From an optimization exercise on the open Yosys and OpenROAD flow, aimed at small area; shortcuts taken in it are not production practice.
In this exercise RTL edits were held to simulation tests only and were not proved equivalent to the original.
Not every run is shown, and edits may drop behaviour that the tests do not exercise.
No activity file was given, so power comes from the tool's default toggle rates.

==> run_1/gate_families.png <==
Scale bar: 50 um.
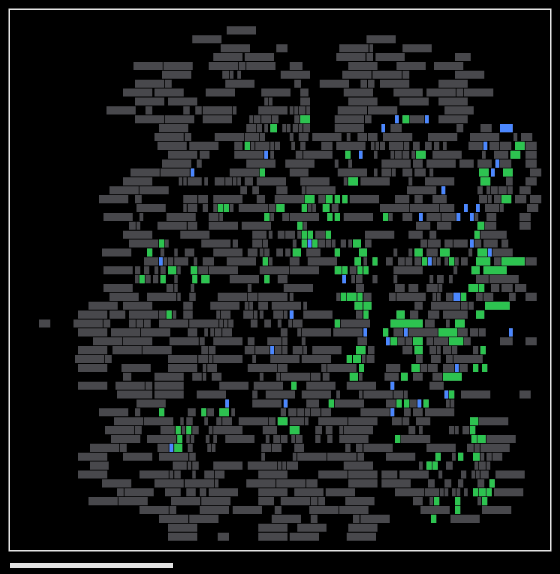
==> run_1/final_ir_drop.png <==
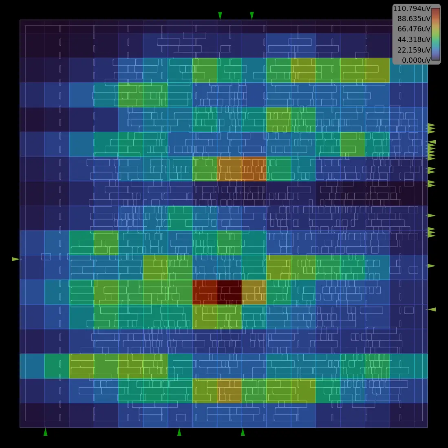
==> run_1/registers.png <==
Other sequential cells in the stronger gray, the rest of the logic in the fainter gray.
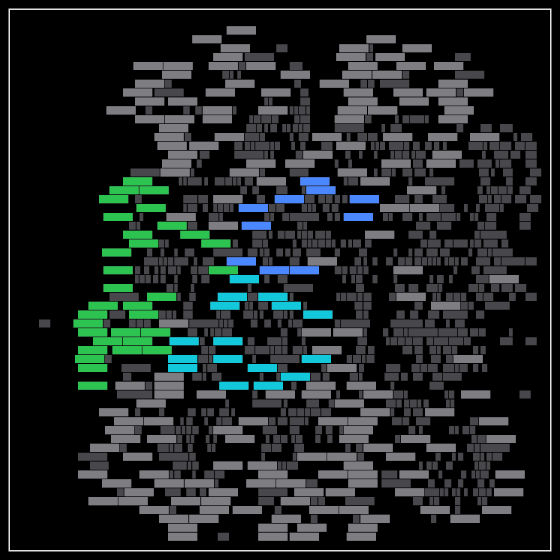
==> run_1/port_nets.png <==
Scale bar: 50 um.
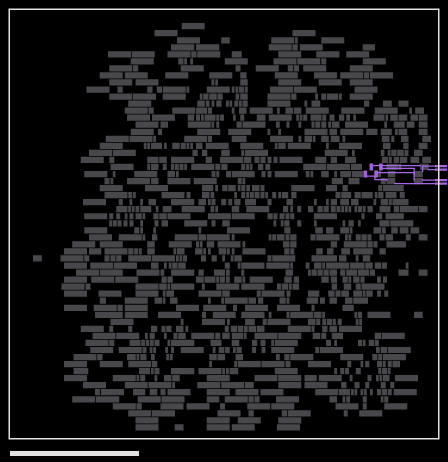
<file path="design/flow/config.mk">
export PLATFORM = sky130hd
export DESIGN_NAME = top_motor
export DESIGN_NICKNAME = top_motor
export VERILOG_FILES = /design/flow/design.v
export SDC_FILE = /design/flow/constraint.sdc
export NUM_CORES = 4
export LEC_CHECK = 0
export CAP_MARGIN = 20
export CORE_MARGIN = 2
export CORE_UTILIZATION = 40
export SLEW_MARGIN = 20
</file>
<file path="design/flow/constraint.sdc">
create_clock -name core_clock -period 10.0 [get_ports {i_clk}]
set_input_delay 2.0000 -clock core_clock [delete_from_list [all_inputs] [get_ports {i_clk}]]
set_output_delay 2.0000 -clock core_clock [all_outputs]
set_load 0.01 [all_outputs]
</file>
<file path="design/flow/design.v">
`timescale 1ns / 1ps
module clock_divider(
    input i_clk, i_reset,
    output o_clk,
    output o_tick
    );
    reg [5:0] r_counter;
    reg r_clk;
    assign o_clk = r_clk;
    assign o_tick = (r_counter == 49) && !r_clk;
    always @(posedge i_clk or posedge i_reset) begin
        if(i_reset) begin
            r_counter <= 0;
            r_clk <= 1'b0;
        end
        else begin
            if(r_counter == 49) begin
                r_counter <= 0;
                r_clk <= ~r_clk;
            end
            else r_counter <= r_counter + 1;
        end
    end
endmodule
`timescale 1ns / 1ps
module clock_divider_FND(
    input i_clk, i_reset,
    output o_clk,
    output o_tick
    );
    reg r_clk;
    reg [15:0] r_counter;
    assign o_clk = r_clk;
    assign o_tick = (r_counter == 249) && !r_clk;
    always @(posedge i_clk or posedge i_reset) begin
        if(i_reset) begin
            r_clk <= 1'b0;
            r_counter <= 0;
        end
        else begin
            if(r_counter == 249) begin
                r_counter <= 0;
                r_clk <= ~r_clk;
            end
            else r_counter <= r_counter + 1;
        end
    end
endmodule
`timescale 1ns / 1ps
module clock_counter(
    input i_clk, i_reset, i_en,
    output [9:0] o_counter
    );
    reg [9:0] r_counter;
    assign o_counter = r_counter;
    always @(posedge i_clk or posedge i_reset) begin
        if(i_reset) begin
            r_counter <= 0;
        end
        else if(i_en) begin
            if(r_counter == 999) begin
                r_counter <= 0;
            end
            else r_counter <= r_counter + 1;
        end
    end
endmodule
`timescale 1ns / 1ps
module PWM(
    input [9:0] i_counter,
    output [3:0] o_pwm
    );
    assign o_pwm[0] = (i_counter < 300) ? 1'b1 : 1'b0;
    assign o_pwm[1] = (i_counter < 600) ? 1'b1 : 1'b0;
    assign o_pwm[2] = (i_counter < 800) ? 1'b1 : 1'b0;
    assign o_pwm[3] = (i_counter < 999) ? 1'b1 : 1'b0;
endmodule
`timescale 1ns / 1ps
module MUX_4x1(
    input [3:0] i_pwm,
    input [2:0] i_pwm_state,
    output o_pwm
    );
    reg r_pwm;
    assign o_pwm = r_pwm;
    always @(*) begin
        r_pwm <= 1'b0;
        case(i_pwm_state)
            3'b000 : r_pwm <= 1'b0;
            3'b001 : r_pwm <= i_pwm[0];
            3'b010 : r_pwm <= i_pwm[1];
            3'b011 : r_pwm <= i_pwm[2];
            3'b100 : r_pwm <= i_pwm[3];
        endcase
    end
endmodule
`timescale 1ns / 1ps
module button(
    input i_clk, i_reset, i_en, i_button,
    output o_button
    );
    parameter TRUE = 1'b1, FALSE = 1'b0, DEBOUNCE = 50,
                RELEASED = 1'b0, PUSHED = 1'b1;
    reg [31:0] r_counter;
    reg r_button, prevState;
    assign o_button = r_button;
    always @(posedge i_clk or posedge i_reset) begin
        if(i_reset) begin
            r_button <= FALSE;
            prevState <= RELEASED;
            r_counter <= 0;
        end
        else if(i_en) begin
            if(i_button == PUSHED && prevState == RELEASED &&  r_counter < DEBOUNCE) begin
                r_counter <= r_counter + 1;
                r_button <= FALSE;
            end
            else if(i_button == PUSHED && prevState == RELEASED && DEBOUNCE == r_counter) begin
                prevState <= PUSHED;
                r_counter <= 0;
                r_button <= FALSE;
            end
            else if(i_button == RELEASED && prevState == PUSHED && r_counter < DEBOUNCE) begin
                r_counter <= r_counter + 1;
                r_button <= FALSE;
            end
            else if(i_button == RELEASED && prevState == PUSHED && DEBOUNCE == r_counter) begin
                r_counter <= 0;
                prevState <= RELEASED;
                r_button <= TRUE;
            end
            else r_button <= FALSE;
        end
    end
endmodule
`timescale 1ns / 1ps
module FSM_motor(
    input [2:0] i_button,
    input i_reset, i_clk, i_en, i_timer_mode,
    input [4:0] i_time,
    output [2:0] o_pwm_state
    );
    parameter TRUE = 1'b1, FALSE = 1'b0;
    parameter PWM0 = 3'b000, PWM1 = 3'b001, PWM2 = 3'b010, PWM3 = 3'b011, PWM4 = 3'b100;
    reg [2:0] curState, nextState, r_pwm_state;
    assign o_pwm_state = r_pwm_state;
    always @(posedge i_clk or posedge i_reset) begin
        if(i_reset) begin
            curState <= PWM0;
        end
        else if(i_en) begin
            if(i_timer_mode) begin
                if(i_time == 0) begin
                    curState <= PWM0;
                end
                else curState <= nextState;
            end
            else curState <= nextState;
        end
    end
    always @(*) begin
        case (curState)
            PWM0:
            if(i_button[0] == TRUE) begin
                nextState <= PWM1;
            end
            else nextState <= PWM0;
            PWM1:
            if(i_button[0] == TRUE) begin
                nextState <= PWM2;
            end
            else if(i_button[1] == TRUE) begin
                nextState <= PWM0;
            end
            else if(i_button[2] == TRUE) begin
                nextState <= PWM0;
            end
            else nextState <= PWM1;
            PWM2:
            if(i_button[0] == TRUE) begin
                nextState <= PWM3;
            end
            else if(i_button[1] == TRUE) begin
                nextState <= PWM1;
            end
            else if(i_button[2] == TRUE) begin
                nextState <= PWM0;
            end
            else nextState <= PWM2;
            PWM3:
            if(i_button[0] == TRUE) begin
                nextState <= PWM4;
            end
            else if(i_button[1] == TRUE) begin
                nextState <= PWM2;
            end
            else if(i_button[2] == TRUE) begin
                nextState <= PWM0;
            end
            else nextState <= PWM3;
            PWM4:
            if(i_button[0] == TRUE) begin
                nextState <= PWM4;
            end
            else if(i_button[1] == TRUE) begin
                nextState <= PWM3;
            end
            else if(i_button[2] == TRUE) begin
                nextState <= PWM0;
            end
            else nextState <= PWM4;
            default: nextState <= PWM0;
        endcase
    end
    always @(*) begin
        case (curState)
            PWM0 : r_pwm_state <= 3'b000;
            PWM1 : r_pwm_state <= 3'b001;
            PWM2 : r_pwm_state <= 3'b010;
            PWM3 : r_pwm_state <= 3'b011;
            PWM4 : r_pwm_state <= 3'b100;
            default: r_pwm_state <= 3'b000;
        endcase
    end
endmodule
`timescale 1ns / 1ps
module FSM_Time(
    input i_clk, i_reset, i_en,
    input [1:0] i_button,
    input i_offButton,
    input [2:0] i_pwm_state,
    output [4:0] o_timeState
    );
    parameter TRUE = 1'b1, FALSE = 1'b0;
    parameter TIME0 = 2'b00, TIME1 = 2'b01, TIME2 = 2'b10, TIME3 = 2'b11;
    reg [1:0] curState, nextState;
    reg [4:0] r_timeState;
    assign o_timeState = r_timeState;
    always @(posedge i_clk or posedge i_reset) begin
        if(i_reset) begin
            curState <= TIME0;
        end
        else if(i_en) begin
            if(i_pwm_state == 0) begin
                curState <= TIME0;
            end
            else curState <= nextState;
        end
    end
    always @(*) begin
        case (curState)
            TIME0 :
            if(i_button[0] == TRUE) begin
                nextState <= TIME1;
            end
            else if(i_offButton == TRUE) begin
                nextState <= TIME0;
            end
            else nextState <= TIME0;
            TIME1 :
            if(i_button[0] == TRUE) begin
                nextState <= TIME2;
            end
            else if(i_button[1] == TRUE) begin
                nextState <= TIME0;
            end
            else if(i_offButton == TRUE) begin
                nextState <= TIME0;
            end
            else nextState <= TIME1;
            TIME2 :
            if(i_button[0] == TRUE) begin
                nextState <= TIME3;
            end
            else if(i_button[1] == TRUE) begin
                nextState <= TIME1;
            end
            else if(i_offButton == TRUE) begin
                nextState <= TIME0;
            end
            else nextState <= TIME2;
            TIME3 :
            if(i_button[0] == TRUE) begin
                nextState <= TIME3;
            end
            else if(i_button[1] == TRUE) begin
                nextState <= TIME2;
            end
            else if(i_offButton == TRUE) begin
                nextState <= TIME0;
            end
            else nextState <= TIME3;
            default: nextState <= TIME0;
        endcase
    end
    always @(*) begin
        case(curState)
        TIME0 : r_timeState <= 5'd0;
        TIME1 : r_timeState <= 5'd10;
        TIME2 : r_timeState <= 5'd20;
        TIME3 : r_timeState <= 5'd30;
        endcase
    end
endmodule
`timescale 1ns / 1ps
module time_clock_counter(
    input i_clk, i_reset, i_en, i_timer_mode, i_offButton,
    input [4:0] i_timeState,
    output [4:0] o_counter
    );
    reg [9:0] r_counter;
    reg [4:0] r_sec;
    assign o_counter = r_sec;
    always @(posedge i_clk or posedge i_reset) begin
        if(i_reset) begin
            r_counter <= 0;
            r_sec <= 0;
        end
        else if(i_offButton) begin
            r_counter <= 0;
            r_sec <= 0;
        end
        else if(i_en) begin
            if(i_timer_mode) begin
                if(r_counter == 99) begin
                    r_counter <= 0;
                    r_sec <= r_sec + 1;
                end
                else if(r_sec == i_timeState) begin
                    r_counter <= 0;
                end
                else r_counter <= r_counter + 1;
            end
            else begin
                r_counter <= 0;
                r_sec <= 0;
            end
        end
    end
endmodule
`timescale 1ns / 1ps
module time_comparator(
    input [4:0] i_counter,
    input [4:0] i_timeState,
    input i_reset, i_clk,
    output [4:0] o_time
    );
    reg [4:0] r_sec;
    reg [4:0] r_hold;
    assign o_time = r_sec;
    always @(*) begin
        if(i_counter < i_timeState) begin
            r_sec = i_timeState - i_counter;
        end
        else if(i_counter == i_timeState) begin
            r_sec = 0;
        end
        else r_sec = r_hold;
    end
    always @(posedge i_clk or posedge i_reset) begin
        if(i_reset) r_hold <= 0;
        else r_hold <= r_sec;
    end
endmodule
`timescale 1ns / 1ps
module digit_divider(
    input [3:0] i_value,
    input [4:0] i_timeState,
    output [3:0] o_four, o_three, o_two, o_one
    );
    assign o_four = i_timeState/10%10;
    assign o_three = i_timeState%10;
    assign o_two = i_value/10%10;
    assign o_one = i_value%10;
endmodule
`timescale 1ns / 1ps
module display_fnd_state(
    input [2:0] i_pwm_state,
    output [3:0] o_Fnd
    );
    reg [3:0] r_Fnd;
    assign o_Fnd = r_Fnd;
    always @(*) begin
        case(i_pwm_state)
            3'b000 : r_Fnd <= 4'd0;
            3'b001 : r_Fnd <= 4'd1;
            3'b010 : r_Fnd <= 4'd2;
            3'b011 : r_Fnd <= 4'd3;
            3'b100 : r_Fnd <= 4'd4;
            default : r_Fnd <= 4'd0;
        endcase
    end
endmodule
`timescale 1ns / 1ps
module display_led_state(
    input [2:0] i_pwm_state,
    output [3:0] o_Led
    );
    reg [3:0] r_Led;
    assign o_Led = r_Led;
    always @(*) begin
        case(i_pwm_state)
            3'b000 : r_Led <= 4'b0000;
            3'b001 : r_Led <= 4'b1000;
            3'b010 : r_Led <= 4'b1100;
            3'b011 : r_Led <= 4'b1110;
            3'b100 : r_Led <= 4'b1111;
            default : r_Led <= 4'b0000;
        endcase
    end
endmodule
`timescale 1ns / 1ps
module FND_position_counter(
    input i_clk, input i_reset, input i_en,
    output [1:0] o_digit
    );
    reg [1:0] r_counter;
    assign o_digit = r_counter;
    always @(posedge i_clk or posedge i_reset) begin
        if(i_reset) begin
            r_counter <= 0;
        end
        else if(i_en) r_counter <= r_counter + 1;
    end
endmodule
`timescale 1ns / 1ps
module FND_position_decoder(
    input [1:0] i_digit,
    output [3:0] o_position
    );
    reg [3:0] r_position;
    assign o_position = r_position;
    always @(*) begin
        case (i_digit)
            2'b00 : r_position <= 4'b1110; 
            2'b01 : r_position <= 4'b1101; 
            2'b10 : r_position <= 4'b1011; 
            2'b11 : r_position <= 4'b0111; 
        endcase
    end
endmodule
`timescale 1ns / 1ps
module FND_position_MUX_4x1(
    input [3:0] i_four, i_three, i_two, i_one,
    input [1:0] i_sel,
    output [3:0] o_value
    );
    reg [3:0] r_value;
    assign o_value = r_value;
    always @(*) begin
        case (i_sel)
            2'b00 : r_value = i_one;
            2'b01 : r_value = i_two;
            2'b10 : r_value = i_three;
            2'b11 : r_value = i_four;
        endcase
    end
endmodule
`timescale 1ns / 1ps
module BCDtoFND_decoder(
    input i_reset,
    input [3:0] i_Fnd,
    output [7:0] o_font
    );
    reg [7:0] r_font;
    assign o_font = r_font;
    always @(*) begin
        if(i_reset) begin
            r_font <= 8'hff;
        end
        else begin
            case (i_Fnd)
                4'h0 : r_font <= 8'hc0;
                4'h1 : r_font <= 8'hf9;
                4'h2 : r_font <= 8'ha4;
                4'h3 : r_font <= 8'hb0;
                4'h4 : r_font <= 8'h99;
                4'h5 : r_font <= 8'h92;
                4'h6 : r_font <= 8'h82;
                4'h7 : r_font <= 8'hf8;
                4'h8 : r_font <= 8'h80;
                4'h9 : r_font <= 8'h90;
                4'ha : r_font <= 8'h7f;
                default: r_font <= 8'hff;
            endcase
        end
    end
endmodule
`timescale 1ns / 1ps
module top_motor(
    input i_clk, i_reset, i_timer_mode,
    input [2:0] i_button,
    input [1:0] i_button_time,
    output o_pwm,
    output [3:0] o_Led,
    output [7:0] o_font,
    output [3:0] o_position
    );
    wire w_clk_1MHz, w_en_1MHz;
    clock_divider clk_div(
    .i_clk(i_clk),
    .i_reset(i_reset),
    .o_clk(w_clk_1MHz),
    .o_tick(w_en_1MHz)
    );
    wire [9:0] w_counter_pwm;
    clock_counter clk_cnt(
    .i_clk(i_clk),
    .i_reset(i_reset),
    .i_en(w_en_1MHz),
    .o_counter(w_counter_pwm)
    );
    wire [3:0] w_pwm;
    PWM pwm(
    .i_counter(w_counter_pwm),
    .o_pwm(w_pwm)
    );
    wire [2:0] w_pwm_state;
    MUX_4x1 mux_4x1(
    .i_pwm(w_pwm),
    .i_pwm_state(w_pwm_state),
    .o_pwm(o_pwm)
    );
    wire w_clk_1kHz, w_en_1kHz;
    clock_divider_FND clk_div_fnd(
    .i_clk(i_clk),
    .i_reset(i_reset),
    .o_clk(w_clk_1kHz),
    .o_tick(w_en_1kHz)
    );
    wire [2:0] w_button;
    button upButton(
    .i_clk(i_clk),
    .i_reset(i_reset),
    .i_en(w_en_1MHz),
    .i_button(i_button[0]),
    .o_button(w_button[0])
    );
    button downButton(
    .i_clk(i_clk),
    .i_reset(i_reset),
    .i_en(w_en_1MHz),
    .i_button(i_button[1]),
    .o_button(w_button[1])
    );
    button offButton(
    .i_clk(i_clk),
    .i_reset(i_reset),
    .i_en(w_en_1MHz),
    .i_button(i_button[2]),
    .o_button(w_button[2])
    );
    wire [1:0] w_button_time;
    button plusButton(
    .i_clk(i_clk),
    .i_reset(i_reset),
    .i_en(w_en_1MHz),
    .i_button(i_button_time[0]),
    .o_button(w_button_time[0])
    );
    button minusButton(
    .i_clk(i_clk),
    .i_reset(i_reset),
    .i_en(w_en_1MHz),
    .i_button(i_button_time[1]),
    .o_button(w_button_time[1])
    );
    wire [4:0] w_time;
    FSM_motor fsm_motor(
    .i_button(w_button),
    .i_reset(i_reset),
    .i_clk(i_clk),
    .i_en(w_en_1MHz),
    .i_timer_mode(i_timer_mode),
    .i_time(w_time),
    .o_pwm_state(w_pwm_state)
    );
    wire [3:0] w_Fnd;
    display_led_state display_led_state(
    .i_pwm_state(w_pwm_state),
    .o_Led(o_Led)
    );
    display_fnd_state display_fnd_state(
    .i_pwm_state(w_pwm_state),
    .o_Fnd(w_Fnd)
    );
    wire [3:0] w_four, w_three, w_two, w_one;
    digit_divider digit_div(
    .i_timeState(w_time),
    .i_value(w_Fnd),
    .o_four(w_four),
    .o_three(w_three),
    .o_two(w_two),
    .o_one(w_one)
    );
    wire [3:0] w_value;
    wire [1:0] w_digit;
    FND_position_MUX_4x1 fnd_position_MUX(
    .i_four(w_four),
    .i_three(w_three),
    .i_two(w_two),
    .i_one(w_one),
    .i_sel(w_digit),
    .o_value(w_value)
    );
    FND_position_counter FND_position_cnt(
    .i_clk(i_clk),
    .i_reset(i_reset),
    .i_en(w_en_1kHz),
    .o_digit(w_digit)
    );
    FND_position_decoder FND_position(
    .i_digit(w_digit),
    .o_position(o_position)
    );
    BCDtoFND_decoder BCDtoFND_decoder(
    .i_reset(i_reset),
    .i_Fnd(w_value),
    .o_font(o_font)
    );
    wire [4:0] w_timeState;
    FSM_Time fsm_time(
    .i_clk(i_clk),
    .i_reset(i_reset),
    .i_en(w_en_1MHz),
    .i_button(w_button_time),
    .i_offButton(w_button[2]),
    .i_pwm_state(w_pwm_state),
    .o_timeState(w_timeState)
    );
    wire [4:0] w_time_counter;
    time_clock_counter time_clk_cnt(
    .i_clk(i_clk),
    .i_reset(i_reset),
    .i_en(w_en_1kHz),
    .i_timer_mode(i_timer_mode),
    .i_offButton(i_button[2]),
    .i_timeState(w_timeState),
    .o_counter(w_time_counter)
    );
    time_comparator time_cmp(
    .i_counter(w_time_counter),
    .i_timeState(w_timeState),
    .i_reset(i_reset),
    .i_clk(i_clk),
    .o_time(w_time)
    );
endmodule
</file>
<file path="design/flow/run.sh">
#!/bin/bash
# synth_recipe.tcl (not shown) runs the flow's synth.tcl, then flattens the netlist and writes it again
# the make line also repeats each setting of config.mk as NAME=value (left out here)
make -C /OpenROAD-flow-scripts/flow DESIGN_CONFIG=/design/flow/config.mk WORK_HOME=/design/flow/orfs CLKGATE_MAP_FILE= SYNTH_SCRIPT=/design/flow/synth_recipe.tcl finish
</file>
==> key figures, run 1 <==
STA
  – Clock Skew: around 0.014 ns
  – Fmax achieved: 133.7 MHz
  – Relative slew margins: 50.59%
  – Final worst-path cycle share: between 70 and 80%
  – Crit path time final: 7.478 ns
  – Final hold vios: 0
  – Unrepaired setup endpoints after global routing: no
  – Worst slew pin tran: between 0.7 and 0.8 ns
  – Setup_tns: 0 ns
  – Slew Viols, Final: 0
  – Final setup viols: 0

Clocking
  – CTS-repair resized insts: 0
  – CTS Buffer Depth: 3
  – CTS tree: built
  – H-tree depth: 1
  – Clock Pin Slew Worst Setup and Hold Paths: approximately 0.06 ns
  – Post-CTS Setup Bufs: 0
  – Worst skew pair latency: 0.52 ns
  – CTS Hold Buffers Added: 0
  – TritonCTS Buffers: 24
  – Total clock sinks: 231
  – CTS root buffer: clkbuf_16

Routing
  – Via density: just over 5
  – Routed length per instance: 13.59 um
  – Starting DRC count in detailed routing: 344
  – DR vias: between 6000 and 7000
  – Routed WL: 17360 um
  – Drt pass-1 iters: 5
  – DRT antenna net count: 0
  – DRC Markers: 0

Finish
  – Leading cell types in the layout, fill and taps excluded: 231 x dfrtp_1, 84 x nor2_1, 78 x nand2_1, 55 x o21ai_0, 37 x nor4_1
  – Design area: 11340 sq um
  – Share of cells above drive strength 1: 8.280%
  – Nets: 967
  – Area grow syn2layout: 8.901%
  – Diodes inserted: 0

Floorplan
  – Die ar.: roughly 27000 sq um
  – Starting density of the core: 40.31%
  – Die X: 165.4 um
  – Core Box Area: 25840 sq um
  – Die Span Y: 165.4 um
  – Site Rows: 59

Critical path
  – Critical Path AT: around 5.5 ns
  – CP startpoint kind: flip-flop
  – Setup Crit Path Kind: reg -> out
  – CP Max Fanout: 17
  – CP required: roughly 8.0 ns
  – Crit. End Element: primary output

Logic synthesis
  – #FFs+latches synth: 231
  – Synth Flop Type: dfrtp_1
  – Post-synth EDFFs: 0
  – Seq/Total Area, Yosys: 55.50%
  – Synth Instances: around 1000
  – Synth top area cells: dfrtp_1 55%, clkbuf_1 5.2%, ha_1 4.2%
  – Post-Synthesis Net Count: 1063
  – Distinct cells, synth: 77
  – Fraction of registers with async set/reset: 100.0%
  – Mapped cell area: 10420 sq um
  – Yosys top cell by area: dfrtp_1
  – Top-area cell type share of the netlist area: 55.50%
  – Syn avg cell area: ~10 sq um
  – Syn. warnings: 15

Placed design
  – Dpl cells: 1233
  – Area after DPL: approximately 11000 sq um
  – Hpwl dp: between 10000 and 15000 um
  – Routability cong.: about 0.84

Global routing
  – Global Route Usage Sum: 13.33%
  – Total grt overflow: 0
  – Number of global-route vias before repair: 6334
  – Initial antenna violation count: 0
  – Largest net degree at the start of global routing: 105
  – First-pass GRT wire length: 30370 um

Hold path
  – Worst Hold Class: reg -> reg

Run
  – Max-Cap Viols: 0

Power
  – Leak: 0.005299 uW
  – VDD IR max: 0.09580 mV

Status
  – Status: no timing/DRC/antenna violations
Back to the opening pictures, gate_families.png:
legend:
  blue:
    family: inverters
    cells: 37
  green:
    family: inverting AOI/OAI gates
    cells: 131
commonest non-fill, non-tap cell in the layout: dfrtp_1
multi-input logic portion of the cell area: 34.58%
Final Non-Filler Cells: 1277

Back to the opening pictures, final_ir_drop.png:
NetSw: 421.4 uW
overall power: 1895 uW
P_int: 1474 uW
Pwr Density: 167.1 nW/um^2

Back to the opening pictures, registers.png:
legend:
  blue:
    signal: clk_cnt.r_counter
    placed_flops: 10
  cyan:
    signal: clk_div_fnd.r_counter
    placed_flops: 16
  green:
    signal: plusButton.r_counter
    placed_flops: 32
    where: west
Seq/total area: 50.96%
Core Util, Final: 43.90%
FF/Latch Area: 5781 sq um

Back to the opening pictures, port_nets.png:
legend:
  purple:
    port: o_position
    bits: 4
    direction: output
    edge: east
    end_cells: 4
    buffers: 4
    wire: 95.3 um
buffers added on ports: 24
IO Count: 25

==> run 1: final timing paths <==
| path | from | endpoint | slack (ns) | depth (start not counted) |
|---|---|---|---|---|
| setup / recovery | fsm_time.curState[0] | o_font[2] | 2.52 | 18 |
| hold / removal | downButton.r_counter[26] | downButton.r_counter[26] | 0.37 | 0 |
| setup reg to reg | fsm_time.curState[0] | fsm_motor.curState[2] | 7.04 | 11 |
| hold reg to reg | downButton.r_counter[26] | downButton.r_counter[26] | 0.37 | 0 |
| max in group asynchronous | i_reset | clk_div_fnd.r_counter[5] | 6.66 | 3 |
| min in group asynchronous | i_reset | upButton.r_counter[6] | 2.19 | 2 |
==> run 1: metal layers <==
metal	track usage (%)	wire length, um	vias up
met5	0	0	-
met4	3.370	284	0
met3	2.473	742	23
met2	20.78	7614	103
met1	19.28	8718	3039
li1	-	-	3255
==> run 1: synthesized netlist by cell type, drive strengths merged (6+ instances only) <==
library cell,count
a211oi,6
a21oi,16
a31oi,7
a32oi,7
and2,7
and3,10
clkbuf,145
dfrtp,231
ha,35
inv,37
mux2i,8
nand2,78
nand2b,19
nand3,25
nand4,28
nor2,89
nor2b,13
nor3,19
nor4,40
o21ai,58
o31ai,9
o41ai,6
xnor2,23
xor2,22
==> run 1: layout make-up <==
type	count	area [sq um]
Timing Repair Buffer	28	274.0
Multi-Input combinational cell	602	3923
Clock buffer	33	684.4
Fill cell	2395	14490
Inverter	37	148.9
Tap cell	335	419.2
Sequential cell	231	5781
Clock inverter	11	113.9
==> run 1: cell families (layout without fill, tap and decap cells) <==
logic type / Yosys count / count (layout) / share of synthesized area [%]
AOI/OAI and AO/OA: 157 / 157 / 10.90
xor gates and xnor gates: 45 / 45 / 3.784
adders and majority gates: 36 / 36 / 4.300
buffers and inverters: 187 / 109 / 6.931
DFF: 231 / 231 / 55.50
muxes: 10 / 10 / 1.105
and+or+nand+nor: 354 / 354 / 17.49
==> run 1: stage by stage <==
stage          hold WS [ns]  util (%)  worst slack [ns]
4_1_cts              0.3798     43.86             2.557
3_3_place_gp         0.3650     40.77             3.261
6_report             0.3741     43.90             2.522
2_1_floorplan        0.4294         -            0.4741
3_5_place_dp         0.3656     40.77             3.128
5_1_grt              0.3857     43.90             2.010
==> run 1: flip-flops by register name, summed over array words and instances (netlist names), 2 cells and up <==
signal,cells
fsm_time.curState,2
time_clk_cnt.r_sec,5
clk_cnt.r_counter,10
time_cmp.r_hold,5
downButton.r_counter,32
time_clk_cnt.r_counter,10
offButton.r_counter,32
FND_position_cnt.r_counter,2
plusButton.r_counter,32
upButton.r_counter,32
fsm_motor.curState,3
clk_div_fnd.r_counter,16
minusButton.r_counter,32
clk_div.r_counter,6
==> run 1: worst max-delay path, stage by stage, from the launching register on <==
cell and delay (ns):
dfrtp_1 0.63, nor2b_1 0.27, nor2_1 0.08, ha_1 0.23, and4_1 0.28, o41ai_4 0.53
nor2_1 0.16, inv_1 0.12, nor2_1 0.06, o21ai_0 0.19, ha_1 0.25, nand2b_1 0.19
a211oi_2 0.27, o22ai_1 0.17, mux2i_4 0.30, ha_1 0.22, nor3b_1 0.25, a2bb2oi_1 0.18
clkdlybuf4s50_1 0.55
==> run 1: where the power goes <==
group          switching (uW)  leakage, uW  total, uW  internal (uW)
clock                     364     0.000385        875            510
sequential               3.28      0.00314        942            938
combinational            53.9      0.00178       79.1           25.1
==> run_1/zoom.png <==
Window x 99 to 149, y 16 to 66 um. Cells in gray, sequential cells in the stronger gray; small squares are vias.
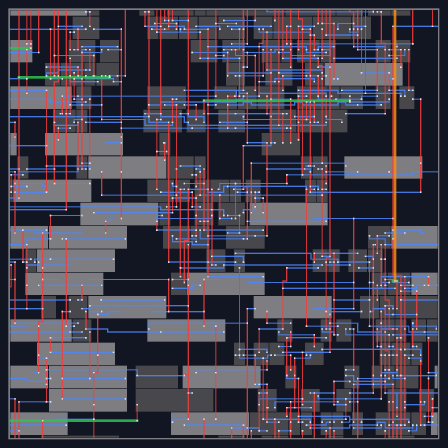

## Run 2: files that changed since run 1, shown whole
==> design/flow/design.v <==
`timescale 1ns / 1ps
module top_motor(
    input i_clk, i_reset, i_timer_mode,
    input [2:0] i_button,
    input [1:0] i_button_time,
    output o_pwm,
    output [3:0] o_Led,
    output [7:0] o_font,
    output [3:0] o_position
    );
    reg [6:0] r_pre;
    wire w_tick = (r_pre[5:0] == 6'd38);
    always @(posedge i_clk or posedge i_reset) begin
        if (i_reset) r_pre <= 7'd9;
        else r_pre <= {r_pre[5:0], ~(r_pre[6] ^ r_pre[2]) ^ w_tick};
    end
    reg [2:0] r_k;
    wire w_dtick = w_tick & r_k[2];
    always @(posedge i_clk or posedge i_reset) begin
        if (i_reset) r_k <= 3'd2;
        else if (w_tick) r_k <= r_k[2] ? 3'd0 : r_k + 3'd1;
    end
    wire w_c4 = r_k[0] & ~r_k[1];
    reg [7:0] r_q;
    always @(posedge i_clk or posedge i_reset) begin
        if (i_reset) r_q <= 8'd0;
        else if (w_tick & w_c4) r_q <= (r_q == 8'd199) ? 8'd0 : r_q + 8'd1;
    end
    wire [4:0] w_in = {i_button_time, i_button};
    reg  [4:0] r_m, r_out;
    reg  [5:0] r_cnt [0:4];
    genvar g;
    generate for (g = 0; g < 5; g = g + 1) begin : deb
        wire act = w_in[g] ^ r_m[g];
        wire full = r_cnt[g][5] & r_cnt[g][4] & r_cnt[g][1];
        always @(posedge i_clk or posedge i_reset) begin
            if (i_reset) begin
                r_m[g] <= 1'b0;
                r_out[g] <= 1'b0;
                r_cnt[g] <= 6'd0;
            end else if (w_tick) begin
                r_out[g] <= act & full & r_m[g];
                if (act) begin
                    if (full) begin
                        r_cnt[g] <= 6'd0;
                        r_m[g] <= ~r_m[g];
                    end else r_cnt[g] <= r_cnt[g] + 6'd1;
                end
            end
        end
    end endgenerate
    reg [2:0] r_speed;
    wire [4:0] w_tl;
    always @(posedge i_clk or posedge i_reset) begin
        if (i_reset) r_speed <= 3'd0;
        else if (w_tick) begin
            if (i_timer_mode && w_tl == 5'd0) r_speed <= 3'd0;
            else if (r_out[0]) r_speed <= (r_speed == 3'd4) ? 3'd4 : r_speed + 3'd1;
            else if (r_out[1]) r_speed <= (r_speed == 3'd0) ? 3'd0 : r_speed - 3'd1;
            else if (r_out[2]) r_speed <= 3'd0;
        end
    end
    reg [1:0] r_set;
    always @(posedge i_clk or posedge i_reset) begin
        if (i_reset) r_set <= 2'd0;
        else if (w_tick) begin
            if (r_speed == 3'd0) r_set <= 2'd0;
            else if (r_out[3]) r_set <= (r_set == 2'd3) ? 2'd3 : r_set + 2'd1;
            else if (r_out[4]) r_set <= (r_set == 2'd0) ? 2'd0 : r_set - 2'd1;
            else if (r_out[2]) r_set <= 2'd0;
        end
    end
    wire [4:0] w_set = {r_set, 3'b000} + {2'b00, r_set, 1'b0};
    reg [6:0] r_tc;
    reg [4:0] r_sec;
    always @(posedge i_clk or posedge i_reset) begin
        if (i_reset) begin
            r_tc <= 7'd0;
            r_sec <= 5'd0;
        end else if (i_button[2]) begin
            r_tc <= 7'd0;
            r_sec <= 5'd0;
        end else if (w_dtick) begin
            if (i_timer_mode) begin
                if (r_tc == 7'd99) begin
                    r_tc <= 7'd0;
                    r_sec <= r_sec + 5'd1;
                end else if (r_sec == w_set) r_tc <= 7'd0;
                else r_tc <= r_tc + 7'd1;
            end else begin
                r_tc <= 7'd0;
                r_sec <= 5'd0;
            end
        end
    end
    reg [4:0] r_hold;
    assign w_tl = (r_sec < w_set) ? w_set - r_sec :
                  (r_sec == w_set) ? 5'd0 : r_hold;
    always @(posedge i_clk or posedge i_reset) begin
        if (i_reset) r_hold <= 5'd0;
        else r_hold <= w_tl;
    end
    reg [1:0] r_pos;
    always @(posedge i_clk or posedge i_reset) begin
        if (i_reset) r_pos <= 2'd0;
        else if (w_dtick) r_pos <= r_pos + 2'd1;
    end
    assign o_position = ~(4'b0001 << r_pos);
    reg [3:0] r_val;
    always @(*) begin
        case (r_pos)
            2'd0: r_val = {1'b0, r_speed};
            2'd1: r_val = 4'd0;
            2'd2: r_val = w_tl % 10;
            default: r_val = w_tl / 10;
        endcase
    end
    reg [6:0] r_seg;
    always @(*) begin
        case (r_val)
            4'h0: r_seg = 7'h40;
            4'h1: r_seg = 7'h79;
            4'h2: r_seg = 7'h24;
            4'h3: r_seg = 7'h30;
            4'h4: r_seg = 7'h19;
            4'h5: r_seg = 7'h12;
            4'h6: r_seg = 7'h02;
            4'h7: r_seg = 7'h78;
            4'h8: r_seg = 7'h00;
            default: r_seg = 7'h10;
        endcase
    end
    assign o_font = {1'b1, r_seg | {7{i_reset}}};
    assign o_Led = {r_speed != 3'd0, r_speed[1] | r_speed[2],
                    r_speed[2] | (r_speed[1] & r_speed[0]), r_speed[2]};
    reg r_pwm;
    always @(*) begin
        case (r_speed)
            3'd1: r_pwm = r_q < 8'd60;
            3'd2: r_pwm = r_q < 8'd120;
            3'd3: r_pwm = r_q < 8'd160;
            3'd4: r_pwm = ~((r_q == 8'd199) & w_c4);
            default: r_pwm = 1'b0;
        endcase
    end
    assign o_pwm = r_pwm;
endmodule
==> run_2/zoom.png <==
Window x 62 to 112, y 4 to 54 um. Cells in gray, sequential cells in the stronger gray; small squares are vias.
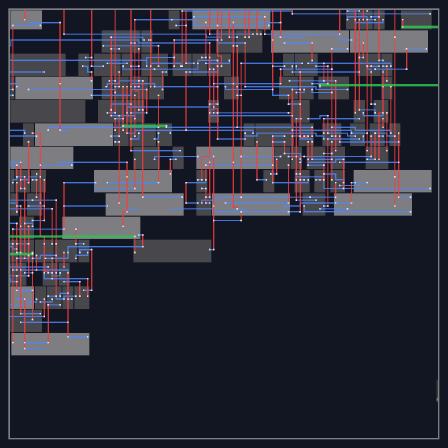
legend:
  blue:
    layer: met1
  green:
    layer: met3
  red:
    layer: met2
sequential cells in the window: 14
most frequent: nand2_1 (14), o21ai_0 (14), dfrtp_1 (14)
netlist names of flops here include: r_tc (6), r_sec (5), r_cnt (3)
cells with their middle in the window: 95

==> run_2/port_nets.png <==
Scale bar: 20 um.
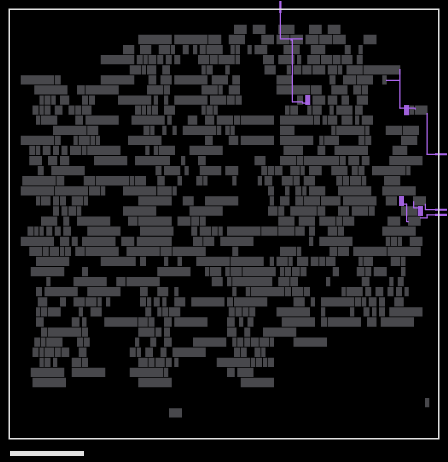
legend:
  purple:
    port: o_position
    bits: 4
    direction: output
    edge: 3 east, 1 north
    end_cells: 4
    buffers: 4
    wire: 87.5 um

==> run_2/final_ir_drop.png <==
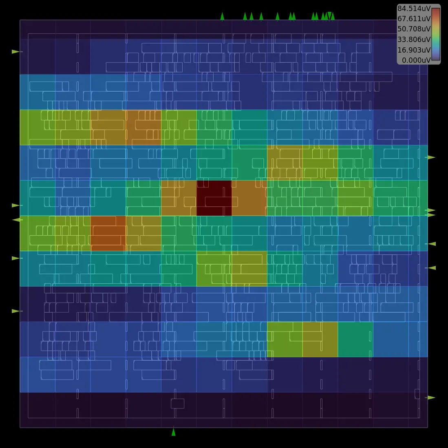
overall power: 732.9 uW
P_int: 553.0 uW
NetSw: 179.9 uW

==> run_2/gate_families.png <==
Scale bar: 20 um.
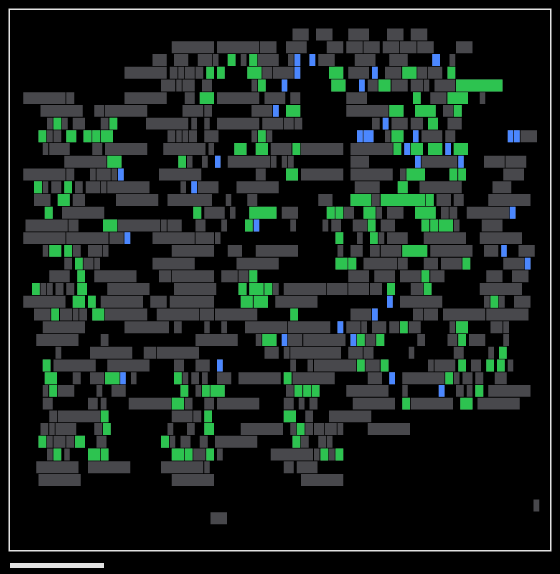
legend:
  blue:
    family: inverters
    cells: 35
  green:
    family: inverting AOI/OAI gates
    cells: 136
    where: widely spread

==> run 2 against run 1 <==
Effect of this change:
- sequential cell count is 149 lower
- critical path type unchanged
- count of clock-buffer cells in the layout shrank 24
- wire length is 40% lower
- clock skew shrank 0.0058 ns
- global-route usage is 3.6 points higher
- clock power is 62% lower
- utilization increased by 3.0 points
- fmax rose by 5.6%
- worst setup slack improved by 0.40 ns
==> key figures, run 2 <==
Floorplan
  – Starting density of the core: 41.15% (+0.84 points)
  – Die ar.: 13320 sq um (-51%)
  – IO Count: 25 (unchanged)
  – Site Rows: 40 (-32%)
  – Core Box Area: 12060 sq um (-53%)
  – Die X: 115.4 um (-30%)
  – Die Span Y: 115.4 um (-30%)

Logic synthesis
  – Fraction of registers with async set/reset: 100.0% (unchanged)
  – Synth Flop Type: dfrtp_1
  – Seq/Total Area, Yosys: 41.42% (-14 points)
  – Distinct cells, synth: 73 (-5.2%)
  – Synth top cells by count: 79 x dfrtp_1, 67 x nand2_1, 60 x o21ai_0
  – Synth top area cells: dfrtp_1 40%, ha_1 8.3%, o21ai_0 6.0%
  – Post-Synthesis Net Count: 575 (-46%)
  – Yosys top cell by area: dfrtp_1
  – Mapped cell area: 4964 sq um (-52%)
  – Most common cell in the netlist: dfrtp_1
  – Synth Instances: 533 (-48%)
  – #FFs+latches synth: 82 (-65%)
  – Syn avg cell area: 9.312 sq um (-8.8%)
  – Top-area cell type share of the netlist area: 39.83% (-16 points)
  – Post-synth EDFFs: 0 (unchanged)
  – Syn. warnings: 2 (-13)

STA
  – Setup_tns: 0 ns (unchanged)
  – Clock Skew: 0.008443 ns (-0.005775 ns)
  – Relative slew margins: 42.81% (-7.8 points)
  – Final hold vios: 0 (unchanged)
  – Crit path time final: 7.080 ns (-0.3981 ns)
  – Final worst-path cycle share: 70.80% (-4.0 points)
  – Worst slew pin tran: 0.8579 ns (+0.1167 ns)
  – Unrepaired setup endpoints after global routing: no
  – Final setup viols: 0 (unchanged)
  – Slew Viols, Final: 0 (unchanged)
  – Fmax achieved: 141.2 MHz (+5.6%)
  – WHS: 0.3819 ns (+0.007730 ns)

Finish
  – Commonest non-fill, non-tap cell in the layout: dfrtp_1
  – Max reg flops: 30
  – Area grow syn2layout: 13.86%
  – Largest Register: r_cnt
  – Design area: 5652 sq um (-50%)
  – Nets: 599 (-38%)
  – Multi-input logic area: 2711 sq um (-31%)
  – Number of fill cells in the layout: 1143 (-52%)
  – FF/Latch Area: 2056 sq um (-64%)
  – Share of cells above drive strength 1: 7.829% (-0.45 points)
  – Core Util, Final: 46.86% (+3.0 points)
  – Diodes inserted: 0 (unchanged)
  – Biggest regs: r_cnt (30), r_q (8)
  – Leading cell types in the layout, fill and taps excluded: 79 x dfrtp_1, 67 x nand2_1, 60 x o21ai_0, 36 x nand3_1

Clocking
  – Total clock sinks: 82 (-65%)
  – CTS root buffer: clkbuf_16
  – CTS-repair resized insts: 0 (unchanged)
  – Post-CTS Setup Bufs: 0 (unchanged)
  – CTS tree: built
  – H-tree depth: 3 (+2)
  – CTS Hold Buffers Added: 0 (unchanged)
  – TritonCTS Buffers: 9 (-63%)
  – CTS Buffer Depth: 2 (-1)
  – Worst skew pair latency: 0.34 ns (-0.18 ns)
  – Clock Pin Slew Worst Setup and Hold Paths: 0.06 ns (about the same)

Global routing
  – Total grt overflow: 0 (unchanged)
  – First-pass GRT wire length: 18060 um (-41%)
  – Number of global-route vias before repair: 3923 (-38%)
  – Largest net degree at the start of global routing: 50 (-52%)
  – Global Route Usage Sum: 16.89% (+3.6 points)
  – Initial antenna violation count: 0 (unchanged)

Power
  – Switch share: 24.55% (+2.3 points)
  – Clock network fraction of design power: 45.7% (-0.4 points)
  – VDD IR max: 0.1094 mV (+14%)
  – Leak: 0.002393 uW (-55%)
  – Pwr Density: 129.7 nW/um^2 (-22%)
  – Combinational power share: 8.2% (+4.0 points)
  – Sequential share of power: 46.0% (-3.7 points)

Critical path
  – Setup Crit Path Kind: reg -> out
  – Cell with the largest stage delay on the worst path: clkdlybuf4s50_1
  – Delay-heaviest family, CP: compound AO/OA/AOI/OAI gates
  – Critical Path AT: 5.08 ns (-0.40 ns)
  – Crit. End Element: primary output
  – CP required: 8.00 ns (about the same)
  – Critical path's most frequent cell: ha_1
  – WP buf/inv: 2 (unchanged)
  – CP Max Fanout: 9 (-8)
  – CP startpoint kind: flip-flop
  – Cell Chain, Critical Path: ha_1 > ha_1 > nand4_2 > o21ai_0 > nor3b_2 > o21bai_2 > ha_1 > nor2b_1 > a21o_1 > a21oi_1 > o41ai_4 > inv_1 > ha_1 > mux2_2 > a2bb2oi_1 > clkdlybuf4s50_1
  – Max incr delay on CP: 0.55 ns (-0.08 ns)

Placed design
  – Hpwl dp: 7464 um (-37%)
  – Routability cong.: 0.8600 (+2.3%)
  – Buffers added on ports: 23 (-4.2%)
  – Area after DPL: 5350 sq um (-49%)

Routing
  – Via density: 5.501 (+9.4%)
  – DRT antenna net count: 0 (unchanged)
  – DRC Markers: 0 (unchanged)
  – Routed WL: 10430 um (-40%)
  – Starting DRC count in detailed routing: 185 (-46%)
  – Routed length per instance: 14.29 um (+5.1%)
  – DR vias: 4016 (-37%)
  – Drt pass-1 iters: 4 (-1)

Hold path
  – Worst Hold Class: reg -> reg

Run
  – Max-Cap Viols: 0 (unchanged)

Status
  – Status: no timing/DRC/antenna violations
run 2: cell type report:
cell class                      instances  area share [%]
Multi-Input combinational cell        405           47.97
Tap cell                              168           3.719
Clock inverter                          7           1.350
Timing Repair Buffer                   24           4.206
Sequential cell                        82           36.37
Inverter                               35           2.391
Clock buffer                            9           3.985
run 2: power by group through the flow:
stage | logic [uW] | clock network [uW] | registers, uW
floorplan | 43.4 | 0 | 342
global placement | 59.5 | 0 | 343
detailed placement | 60.3 | 0 | 343
CTS | 61.0 | 346 | 337
global route | 67.0 | 358 | 338
finish | 60.3 | 335 | 337
run 2: logic make-up (layout without fill, tap and decap cells):
family / after synthesis / count (layout) / synth area share, %
buffers and inverters: 46 / 75 / 3.958
AO/OA/AOI/OAI: 151 / 151 / 21.12
multiplexers: 4 / 4 / 0.8822
flip-flops: 82 / 82 / 41.42
other: 1 / 1 / 0.07555
AND/OR/NAND/NOR: 193 / 193 / 19.94
adder cells (fa/ha/maj): 34 / 34 / 8.722
XOR/XNOR: 22 / 22 / 3.882
run 2: path summary, 6_finish.rpt:
kind	startpoint	endpoint	slack (ns)	cells after the start
setup / recovery	r_set[0]	o_font[4]	2.92	16
hold / removal	r_pre[5]	r_pre[6]	0.38	0
setup reg to reg	r_set[1]	r_speed[0]	6.86	9
hold reg to reg	r_pre[5]	r_pre[6]	0.38	0
max in group asynchronous	i_reset	r_hold[2]	6.74	3
min in group asynchronous	i_reset	r_q[6]	2.20	2
run 2: stage by stage:
stage / setup WS [ns] / std cells / power (uW)
final: 2.920 / 730 / 732.9
after global routing: 2.534 / 730 / 762.5
after CTS: 2.906 / 730 / 743.9
after detailed placement: 3.330 / 714 / 403.7
after global placement: 3.425 / 714 / 402.9
after floorplan: 3.716 / 533 / 385.8
run 2: per-layer routing:
metal	wire length, um	track usage (%)	vias to the layer above
li1	-	-	1997
met1	4961	21.88	1962
met2	5031	28.15	45
met3	313	4.112	12
met4	123	4.900	0
met5	0	0	-
run 2: worst reg2reg max path, cell delays in order, from the launching register on:
cell	delay (ns)
dfrtp_1	0.46
ha_1	0.49
a21o_1	0.29
or2_4	0.31
o311ai_4	0.27
o21bai_2	0.18
nor4_4	0.39
o41ai_2	0.16
a311o_1	0.40
o21ai_1	0.11

[what the ideal ports hide]
In the flow no input, the clock included, has a driving cell. The finished layouts below were timed again as built, in two steps.
Step 1: set_driving_cell puts a clkbuf_16 on i_clk and a buf_2 on each other input, an assumption about the parent block.
Step 2 adds t to the input delays and takes it off the output delays; t is the mean of the earliest and latest rising clock arrival at the registers after step 1. Input paths then give back, and output paths get back, about the clock's delay inside the block.
a / b / c = ideal ports / drivers / drivers and shift; a / b = the first two.
| run | shift t [ns] | setup slack, ns | clock arrival spread, ns | worst slew at a driven data input, ns |
|---|---|---|---|---|
| run 1 | 0.552 | 2.522 / 2.478 / 3.030 | 0.014 / 0.014 | 0.04 |
| run 2 | 0.374 | 2.920 / 2.882 / 3.257 | 0.009 / 0.009 | 0.03 |
After both steps setup and hold are still met in every run listed.
